This is an optimization exercise on Yosys and OpenROAD, whose aim is small area, a short achievable clock period and few clock cycles, not a production implementation. Function was checked by simulation only, so behaviour that the tests miss may differ from the original. No activity file was given, so power comes from the tool's default toggle rates.

density.png
20 x 20 tiles, from dark blue (low) to red (high), 0 to 100% covered.
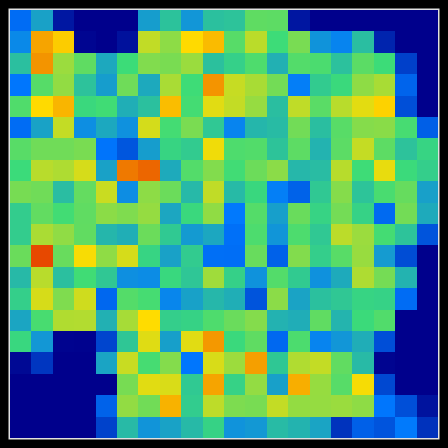
met1.png
Supply wires on this layer in gray.
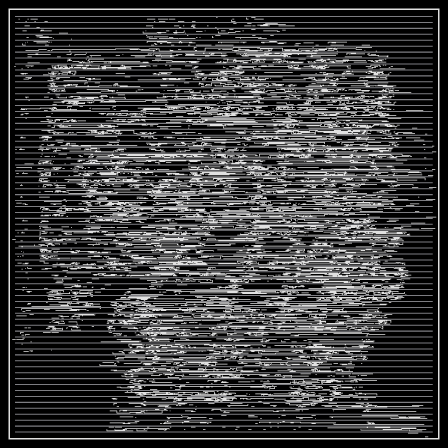
### design/flow/config.mk
export PLATFORM = sky130hd
export DESIGN_NAME = divider
export DESIGN_NICKNAME = divider
export VERILOG_FILES = /design/flow/design.v
export SDC_FILE = /design/flow/constraint.sdc
export NUM_CORES = 4
export LEC_CHECK = 0
export CAP_MARGIN = 20
export CORE_MARGIN = 2
export CORE_UTILIZATION = 40
export SLEW_MARGIN = 20
### design/flow/constraint.sdc
create_clock -name core_clock -period 8.0 [get_ports {clk}]
set_input_delay 1.6000 -clock core_clock [delete_from_list [all_inputs] [get_ports {clk}]]
set_output_delay 1.6000 -clock core_clock [all_outputs]
set_load 0.01 [all_outputs]
### design/flow/design.v
module divider#( 
    parameter WIDTH=32
)(
    input clk,rstn,
    input [3:0] pipeline_divider_type,
    input [4:0] pipeline_divider_subtype,
    input pipeline_divider_stall1,
    input pipeline_divider_flush1,
    input pipeline_divider_stall2,
    input pipeline_divider_flush2,
    input [WIDTH-1:0] pipeline_divider_din1,
    input [WIDTH-1:0] pipeline_divider_din2,
    output divider_pipeline_stall,
    output [WIDTH-1:0] divider_pipeline_dout
);
    localparam Tdiv=2;
    localparam Wait=0,Aline=1,Div=2,Waitout=3,Datain=4;
    localparam DIVW=0,MODW=1,DIVWU=2,MODWU=3;
    wire exe;reg busy;wire [WIDTH-1:0] din1,din2;
    reg [WIDTH-1:0] din1_reg1,din2_reg1;
    reg [WIDTH-1:0] dout;wire [4:0] mode;reg [4:0]mode_reg,nmode;
    reg [2:0] ns,cs;reg [WIDTH:0]temp;
    reg [WIDTH-1:0] remainder,nremainder,quotient,nquotient,din2_reg,ndin2_reg;
    reg din1s,din2s;
    reg [5:0] counter,ncounter;wire [4:0] n1,n2;
    wire stall1,stall2;wire flush1,flush2;
    assign stall1=pipeline_divider_stall1,flush1=pipeline_divider_flush1;
    assign stall2=pipeline_divider_stall2,flush2=pipeline_divider_flush2;
    assign exe=(pipeline_divider_type==Tdiv) && !flush1 && !stall2;
    assign divider_pipeline_stall=busy,din1=pipeline_divider_din1;
    assign din2=pipeline_divider_din2,divider_pipeline_dout=dout;
    assign mode=pipeline_divider_subtype;
    aliner alin1(.din(remainder),.n(n1));
    aliner alin2(.din(din2_reg),.n(n2));
    always@(posedge(clk))
    begin
    if(!rstn||(flush2 && !stall2))
        begin
        cs<=Wait;
        mode_reg<=DIVW;
        remainder<=0;quotient<=0;
        din1s<=0;din2s<=0;
        din2_reg<=0;
        counter<=0; 
        dout<=0;
        din1_reg1<=0;
        end
    else
        begin
        cs<=ns;
        remainder<=nremainder;
        quotient<=nquotient;
        counter<=ncounter;
        mode_reg<=nmode;
        din2_reg<=ndin2_reg;
        din1_reg1<=din1;din2_reg1<=din2;         
        if(mode_reg==DIVW||mode_reg==DIVWU)
            dout<=quotient;
        else
            dout<=remainder;
        if(cs==Wait)
            begin
            din1s<=din1[WIDTH-1];din2s<=din2[WIDTH-1];
            end
        end
    end
    always@(*)
    begin
    nremainder=remainder;
    nquotient=quotient;
    ncounter=counter;
    nmode=mode_reg;
    ndin2_reg=din2_reg;
    temp=remainder-({1'b0, din2_reg}<<counter);
    ns=Wait;
    busy=1;
    case(cs)
        Wait:
            begin
            busy=0;
            if(exe)
                begin
                nmode=mode;
                ns=Datain;
                end
            else
                begin
                ns=Wait;
                end
            end
        Datain:
             begin
             if(|din2_reg1)
                    ns=Aline;
                else
                    ns=Waitout; 
             nquotient=0;nremainder=0;
             if((mode_reg==DIVW||mode_reg==MODW)&&din1_reg1[WIDTH-1])
                 nremainder=0-din1_reg1;
             else
                 nremainder=din1_reg1;
             if((mode_reg==DIVW||mode_reg==MODW)&&din2_reg1[WIDTH-1])
                 ndin2_reg=0-din2_reg1;
             else
                 ndin2_reg=din2_reg1;
             end
        Aline:
            begin
            ncounter={1'b0,n1}-{1'b0,n2};
            if(ncounter[5])
                begin
                ns=Waitout;
                if(din1s&&(mode_reg==DIVW||mode_reg==MODW))
                    nremainder=0-remainder;
                nquotient=0;
                end
            else
                ns=Div;
            end
        Div:
            begin
            if(counter[5])
                begin
                ns=Waitout;
                if(din1s&&(mode_reg==DIVW||mode_reg==MODW))
                    nremainder=0-remainder;
                if(din1s^din2s&&(mode_reg==DIVW||mode_reg==MODW))
                    nquotient=0-quotient;
                end
            else
                begin
                ns=Div;
                ncounter=counter-1;
                nquotient[WIDTH-1:1]=quotient[WIDTH-2:0];
                if(temp[WIDTH]==0)
                    begin
                    nquotient[0]=1;
                    nremainder=temp[WIDTH-1:0];
                    end
                else
                    begin
                    nquotient[0]=0;
                    nremainder=remainder;
                    end
                end
            end
        Waitout:
            begin
            ns=Wait;
            end
    endcase
    end
endmodule
module aliner(
    input [31:0] din,
    output reg [4:0] n
);
    reg [15:0]d16;reg [7:0] d8;reg [3:0] d4; reg [1:0] d2; reg d1;
    always@(*)
    begin
    if(|din[31:16])
        begin
        n[4]=1;
        d16=din[31:16];
        end
    else
        begin
        n[4]=0;
        d16=din[15:0];
        end
    if(|d16[15:8])
        begin
        n[3]=1;
        d8=d16[15:8];
        end
    else
        begin
        n[3]=0;
        d8=d16[7:0];
        end
    if(|d8[7:4])
        begin
        n[2]=1;
        d4=d8[7:4];
        end
    else
        begin
        n[2]=0;
        d4=d8[3:0];
        end
    if(|d4[3:2])
        begin
        n[1]=1;
        d2=d4[3:2];
        end
    else
        begin
        n[1]=0;
        d2=d4[1:0];
        end
    if(|d2[1])
        begin
        n[0]=1;
        end
    else
        begin
        n[0]=0;
        end
    end
endmodule
### design/flow/run.sh
#!/bin/bash
# synth_recipe.tcl (not shown) runs the flow's synth.tcl, then flattens the netlist and writes it again
# the make line also repeats each setting of config.mk as NAME=value (left out here)
make -C /OpenROAD-flow-scripts/flow DESIGN_CONFIG=/design/flow/config.mk WORK_HOME=/design/flow/orfs CLKGATE_MAP_FILE= SYNTH_SCRIPT=/design/flow/synth_recipe.tcl finish
==> out/results.ini <==
[run_status]
status = timing/DRC/antenna clean

[critical_path]
path_cells = buf_4 > mux2_2 > nor2_1 > a21oi_1 > mux2_2 > nor2_1 > a211oi_1 > a31oi_1 > or2_2 > ha_1 > and3_1 > nor4b_1 > nand2_1 > a211oi_1 > or4_4 > nand3_1 > a211oi_1 > o31ai_1
cp_common_cell = a211oi_1
crit_start = counter[1]$_SDFFE_PP0P_
slowest_stage = nand3_1
critPathTopFamily = simple AND/OR/NAND/NOR gates
arrival_ns = 6.14
worstSetupStartpointType = flip-flop
worstPathRequired_ns = 8.39
crit_end = remainder[2]$_SDFFE_PP0P_
slowest_delay_ns = 0.58
worst-r2r-cell-count = 18
reg2reg_to = remainder[2]$_SDFFE_PP0P_
crit_fanout = 29
reg2reg_from = counter[1]$_SDFFE_PP0P_
ff2ff_setup_slack_ns = 2.25
cp.depth = 18
crit_type = reg2reg

[timing]
fmax_mhz = 173.9
clock_skew_ns = 0.01808
finalSetupViolCount = 0
slew_viol_final = 0
max_slew_margin_pct = 25.26
tightest_slew_ns = 1.120
setup_tns_ns = 0
setup_slack_ns = 2.248
hold_viol_final = 0

[die]
die_area_um2 = 38460
core.rowCount = 70
die_h_um = 196.1
io_pins = 112
die_w_um = 196.1

[pwr]
peakVddDrop_v = 0.0001560
power_density_nw_per_um2 = 162.0
p_leak_nw = 6.068

[logic_synthesis]
ys_warn_count = 2
synthArstFlopShare_pct = 0
synth-seq-cells = 208
netlist_area_um2 = 14760
syn_area_per_cell_um2 = 7.919
synth.distinct_cells = 86
synth_commonest_cells = 189 x nand2_1, 189 x nor2_1, 176 x dfxtp_1, 173 x a21oi_1, 118 x o21ai_0
synth_top_area_cell = dfxtp_1
synth-seq-area-share_pct = 30.38
yosys.area.top_type_share_pct = 23.87
synth_top_flop_cell = dfxtp_1

[detailed_routing]
dr.pass1.iters = 6
wl_met1_mm = 21.62
antenna_left = 0
via_per_inst = 6.100
wl_met3_mm = 2.975
top_layer = met4
met2_length_mm = 23.31
wl_per_cell_um = 20.76

[global_routing]
grt_pass1_wl_mm = 76.71
antenna_found_initial = 0
grt_pass1_vias = 13410
gr-usage-all-layers_pct = 25.10
grt_overflow = 0
grt_max_degree = 70

[clock_network]
clk_pin_slew_ns = 0.06
cts_tree = done
cts.sinks = 208
htreeDepth = 1
cts_resized = 0
post_cts_buffers = 0
cts_hold_buf = 0
clock_path_buffers = 3
cts_root_buf = clkbuf_16
cts_buffers = 26
clk_latency_ns = 0.56

[place]
dp_worst_setup_slack_ns = 2.358
io_buffers = 110
dp_hpwl_mm = 35.91
globalplace.congestion = 0.9848

[cells_and_area]
layout_commonest_cell = nand2_1
nets = 2015
area_delta_synth_final_pct = 15.48
utilization_pct = 46.79
final_cell_mix = 189 x nand2_1, 187 x nor2_1, 173 x a21oi_1

[min_path]
holdPathStages = 2
hp-start = quotient[31]$_SDFFE_PP0P_
hold_path_class = reg2reg
min_to = quotient[31]$_SDFFE_PP0P_

[flow_run]
maxCapViolCount = 0

Testbench counts, summed over its fixed seeds: cycles 41,490.
Notes on density.png above:
4.8% of the tiles are over 75% full. The emptiest ninth of the die: south-west. The fullest tile reaches 92%. 12% of the tiles are nearly empty. The mean over all tiles is 43%.
core area: 36430 µm²
Initial Util: 40.52%

Notes on met1.png above:
The layer carries 21.6 mm of wire. The wires run mostly horizontal.
met1 GRT Util: 33.85%
Via Count: 14520
Post-Route WL: 49.41 mm

## power by group
group / total [mW] / switching [mW] / internal, mW / leakage [nW]
combinational: 0.372 / 0.213 / 0.159 / 3.89
sequential: 1.12 / 0.0308 / 1.09 / 1.73
clock: 1.27 / 0.491 / 0.776 / 0.448
## stage by stage
stage	instance area, µm²	total power, mW	instances
global placement	16110	1.507	2332
CTS	17050	2.782	2380
global route	17050	2.865	2380
finish	17050	2.761	2380
floorplan	14760	1.389	1864
detailed placement	16110	1.510	2332
## logic make-up after synthesis
kind of cell | Yosys count | synth area share (%)
simple gates | 684 | 22.71
xor+xnor | 110 | 6.527
buf+inv | 176 | 4.814
compound gates | 554 | 23.91
mux | 88 | 7.832
fa+ha+maj | 44 | 3.831
flops | 208 | 30.38
## per-layer routing
layer	vias up	GRT usage (%)
met3	89	2.716
met2	562	41.62
met5	-	0
li1	6910	-
met4	0	9.035
met1	6956	33.85
## area by class of cell
class,instances,share of cell area (%)
clock buffer,36,4.529
inverter,42,0.9248
multi-input combinational,1480,56.29
sequential,208,26.34
tap,468,3.435
clock inverter,12,0.9689
timing repair buffer,134,7.516

## static timing again, ports no longer ideal
No port has a modelled driver above. Below, the same layout with a new extraction and two added sets of constraints. Step 1 assumes that a clkbuf_16 drives the clock port and a buf_2 every other input. Step 2 moves the port delays by t, midway between the first and last clock arrival at a register: inputs arrive t later, outputs are due t later. That takes back most of the time a late clock gives input paths. a / b / c = ideal / step 1 / step 2; a / b = the first two.
t, ns: 0.597
slack for setup (ns): 2.248 / 2.248 / 2.248
worst setup path after step 2: register to register
slew at the worst register clock pin (ns): 0.07 / 0.07
worst data-port slew with drivers (ns): 0.05
After both steps setup and hold are still met in this run. The setup slack of this run moves by 0.000 ns with the drivers and by 0.000 ns with both steps.
